This design comes from an exercise in tuning for small area and a short achievable clock period on the open sky130 flow, not from production work. Only simulation tests tie the RTL to the original design; equivalence was not proved.

Fig. 1: layout detail
Window x 90 to 110, y 50 to 70 um. Cells in gray, sequential cells in the stronger gray; small squares are vias.
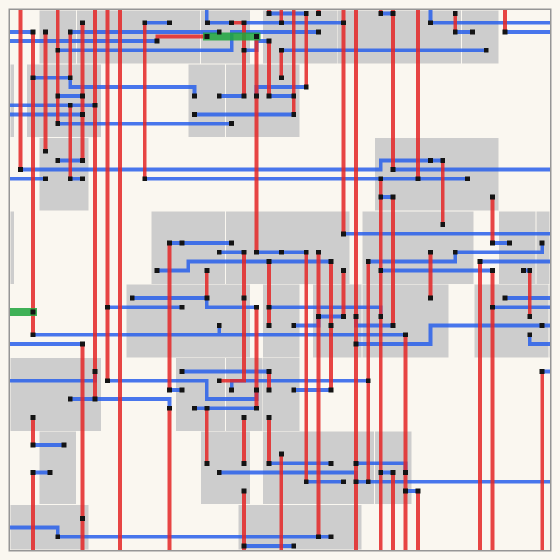
Fig. 2: path with the least slack
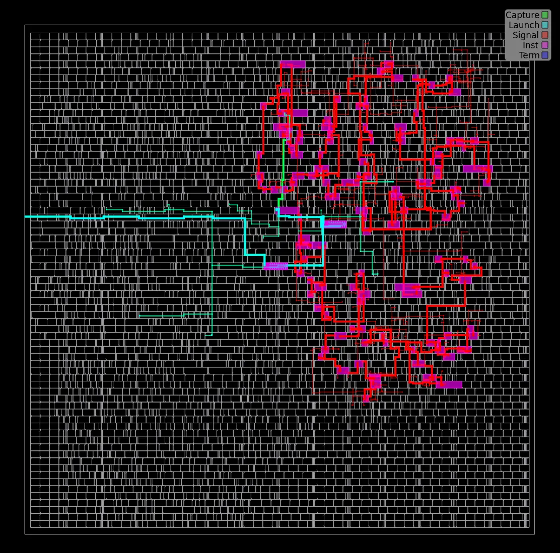
Fig. 3: routed clock nets over the placement
The bar under the picture is 50 um long.
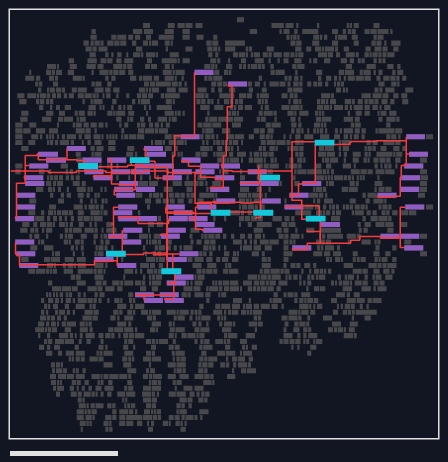
Fig. 4: metal 1
The bar under the picture is 50 um long. Supply wires on this layer in gray.
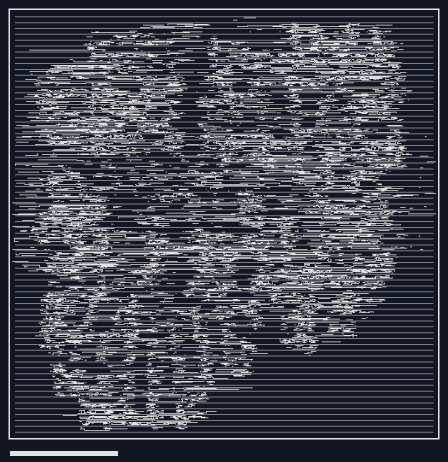
==> flow/design.v <==
module rgb2hsv(
    input                         clk,
	input                         rst,	
	input	     [7:0]            rgb_r,
	input	     [7:0]            rgb_g,
	input	     [7:0]            rgb_b,	
	output reg [8:0] 			  hsv_h, 
	output reg [7:0] 			  hsv_s, 
	output reg [7:0] 			  hsv_v  
);
reg [7:0] top;
reg [13:0] top_60; 
reg [2:0] rgb_se;
reg [2:0] rgb_se_n;
reg [7:0] max;
reg [7:0] min;
reg [7:0] max_min; 
reg [7:0] hsv_s_m;
reg [7:0] max_n;
reg [7:0] division;
assign r_g = (rgb_r > rgb_g)? 1'b1:1'b0; 
assign r_b = (rgb_r > rgb_b)? 1'b1:1'b0; 
assign g_b = (rgb_g > rgb_b)? 1'b1:1'b0; 
always @ (posedge clk or negedge rst)
begin
	if (!rst)
	begin
		max <= 8'd0;
		min <= 8'd0;
		top <= 8'd0;
		rgb_se <= 3'b010;
	end
	else 
	begin
	case ({r_g,r_b,g_b})
	3'b000:
			begin 
			max <= rgb_b;
			min <= rgb_r;
			top <= rgb_g - rgb_r; 
			rgb_se <= 3'b000;
			end
	3'b001:
			begin 
			max <= rgb_g;
			min <= rgb_r;
			top <= rgb_b - rgb_r; 
			rgb_se <= 3'b001;
			end
	3'b011:
			begin 
			max <= rgb_g;
			min <= rgb_b;
			top <= rgb_r - rgb_b; 
			rgb_se <= 3'b011;
			end
	3'b100:
			begin 
			max <= rgb_b;
			min <= rgb_g;
			top <= rgb_r - rgb_g; 
			rgb_se <= 3'b100;
			end
	3'b110:
			begin 
			max <= rgb_r;
			min <= rgb_g;
			top <= rgb_b - rgb_g; 
			rgb_se <= 3'b110;
			end
	3'b111:
			begin 
			max <= rgb_r;
			min <= rgb_b;
			top <= rgb_g - rgb_b; 
			rgb_se <= 3'b111;
			end
	default
			begin
			max <= 8'd0;
			min <= 8'd0;
			top <= 8'd0;
			rgb_se <= 3'b010;
			end
	endcase
end
end
always @ (posedge clk or negedge rst)
begin
	if (!rst)
		begin
		top_60 <= 14'd0;
		rgb_se_n <= 3'b010;
		max_min <= 8'd0;
		max_n <= 8'd0;
		end
	else
		begin
		top_60 <= {top,6'b000000} - {top,2'b00}; 
		rgb_se_n <= rgb_se;
		max_min <= max - min;
		max_n <= max;
		end
end
always @ (*)
begin
	division = (max_min > 8'd0) ? top_60 / max_min : 8'd240; 
end
always @ (posedge clk or negedge rst)
begin
	if (!rst)
		hsv_h <= 9'd0;
	else 
	begin
	case (rgb_se_n)
	3'b000:
			hsv_h <= 9'd240 - division; 
	3'b001:
			hsv_h <= 9'd120 + division; 
	3'b011:
			hsv_h <= 9'd120 - division; 
	3'b100:
			hsv_h <= 9'd240 + division; 
	3'b110:
			hsv_h <= 9'd360 - division; 
	3'b111:
			hsv_h <= division; 
	default
			hsv_h <= 9'd0;
	endcase
end
end
always @ (*)
begin
	hsv_s_m = (max_n > 8'd0)? {max_min[7:0],8'b00000000} / max_n : 8'd0;
end
always@(posedge clk or negedge rst)
begin
	if (!rst)
      hsv_s <= 8'd0;
	else
	hsv_s <= hsv_s_m;
end
always@(posedge clk or negedge rst)
begin
  if (!rst)
  hsv_v <= 8'd0;
  else
  hsv_v <= max_n;
 end
endmodule
==> flow/run.sh <==
#!/bin/bash
# synth_recipe.tcl (not shown) runs the flow's synth.tcl, then flattens the netlist and writes it again
# the make line also repeats each setting of config.mk as NAME=value (left out here)
make -C /OpenROAD-flow-scripts/flow DESIGN_CONFIG=/design/flow/config.mk WORK_HOME=/design/flow/orfs CLKGATE_MAP_FILE= SYNTH_SCRIPT=/design/flow/synth_recipe.tcl finish
==> flow/config.mk <==
export PLATFORM = sky130hd
export DESIGN_NAME = rgb2hsv
export DESIGN_NICKNAME = rgb2hsv
export VERILOG_FILES = /design/flow/design.v
export SDC_FILE = /design/flow/constraint.sdc
export NUM_CORES = 4
export LEC_CHECK = 0
export CAP_MARGIN = 20
export CORE_MARGIN = 2
export CORE_UTILIZATION = 40
export SLEW_MARGIN = 20
==> flow/constraint.sdc <==
create_clock -name core_clock -period 36.0 [get_ports {clk}]
set_input_delay 7.2000 -clock core_clock [delete_from_list [all_inputs] [get_ports {clk}]]
set_output_delay 7.2000 -clock core_clock [all_outputs]
set_load 0.01 [all_outputs]
==> notes.md <==
- Critical path peak fanout: 24
- Cell area after synthesis: between 15000 and 20000 um^2
- Synth unique cells: approximately 100
- Stages on the worst setup path: 130
- Placed inst area: 16200 um^2
- Fillcell total: approximately 3800
- RePlAce Congestion: about 0.90
- Final worst-path setup slack: 4.25 ns
- Syn_area_per_cell: a little under 8 um^2
- Synth area leaders: ha_1, dfrtp_1, o21a_1
- Adder-Cell Fraction of Synth Area: 20.5%
- CTS Buf Count: 9
- #MultiIn Comb: roughly 1700
- DIE AREA: between 30000 and 40000 um^2
- Fin area: ~17000 um^2
- Share of layout cells above drive strength 1: 6.46%
- Vias in the first global route: 14200
- Compound-Gate Fraction of Synth Area: slightly below 30%
- Register area share after synthesis: between 10% and 20%
- Outcome: no timing/DRC/antenna violations
- Syn Inst Count: 1941
- Simple-Gate Fraction of Synth Area: between 20% and 30%
- Hold WS: ~0.34 ns
- Nets: between 2000 and 2500
- Share of cell area taken by multi-input logic gates: about three quarters
- Slew @ Worst Pin: 1.00 ns
- Fin. Hold Viols: 0
- FF-to-FF Start: max_n[0]$_DFF_PN0_
- CP peak stage delay: ~0.6 ns
- Chip Width: approximately 200 um
- Worst path top cell family by delay: compound AO/OA/AOI/OAI gates
- Fin crit period: ~32 ns
- Global route overflow: 0
- WHS Endpoint: rgb_se_n[0]$_DFF_PN0_
- Port bufs: 50
- CTS tree: yes
- Pre-CTS setup slack: 4.64 ns
- DR WL met3: 1880 um
- Yosys top cell area share: just under 20%
- Max FFs per register: 12
- Yosys warns: 4
- Count leader, synth: ha_1
- Critical path origin: max_n[0]$_DFF_PN0_
- Final Cycle Share: roughly nine tenths
- Crit path buf inv count: 5
- CP Capture Type: flip-flop
- Post-Place Cells: between 2000 and 2500
- Ant. Diodes: 0
- Seq area share: between 10% and 20%
- Non-clk invs: 130
- Most frequent cells in the layout: ha_1, nor2_1, nand2_1, inv_1, a21oi_1
- Commonest non-fill, non-tap cell in the layout: ha_1
- I/O pin count: 51
- Signal buffers: 57
- TAP cells: around 510
Notes on Fig. 1 above:
legend:
  met2:
    color: red
  met3:
    color: green
  met1:
    color: blue
cells with their middle in the window: 30
most frequent: ha_1 (8), nor2_1 (4)
sequential cells in the window: 0

Notes on Fig. 2 above:
non-filler cells, final: 2477
total negative slack: 0 ns

Notes on Fig. 3 above:
legend:
  clock wires:
    color: red
    length: 1300 um
  cells driving clock nets:
    color: cyan
    count: 9
  flip-flops:
    color: purple
    count: 83
flops lie: a horizontal strip, middle
routed clock nets: 10
latest clock arrival within the worst-skew pair: 0.36 ns

Notes on Fig. 4 above:
wire length on this layer: 20.2 mm
longest straight run: 81.9 um
share of all routed wire: 46%
total wire length: 43500 um
global routing usage on met1: 29.1%
routed vias: 14600

## what the ideal ports hide
How much do the figures lean on ideal ports? The routed layout below was timed once more, with nothing changed but the port constraints.
Step 1 assumes that a clkbuf_16 drives the clock port and a buf_2 every other input.
Step 2, shift: input delay + t, output delay - t, t = (earliest + latest rising clock arrival at the registers) / 2. This alone moves slack from input paths to output paths.
Slacks: no drivers / after step 1 / after step 2; pairs: no drivers / after step 1.
t (ns): 0.392
setup slack, ns: 4.245 / 4.245 / 4.245
clock arrival spread, ns: 0.009 / 0.010
slew at the worst register clock pin (ns): 0.07 / 0.07
After both steps this run still meets setup and hold. For this run, drivers alone change the setup slack by 0.000 ns; drivers and shift together by 0.000 ns.
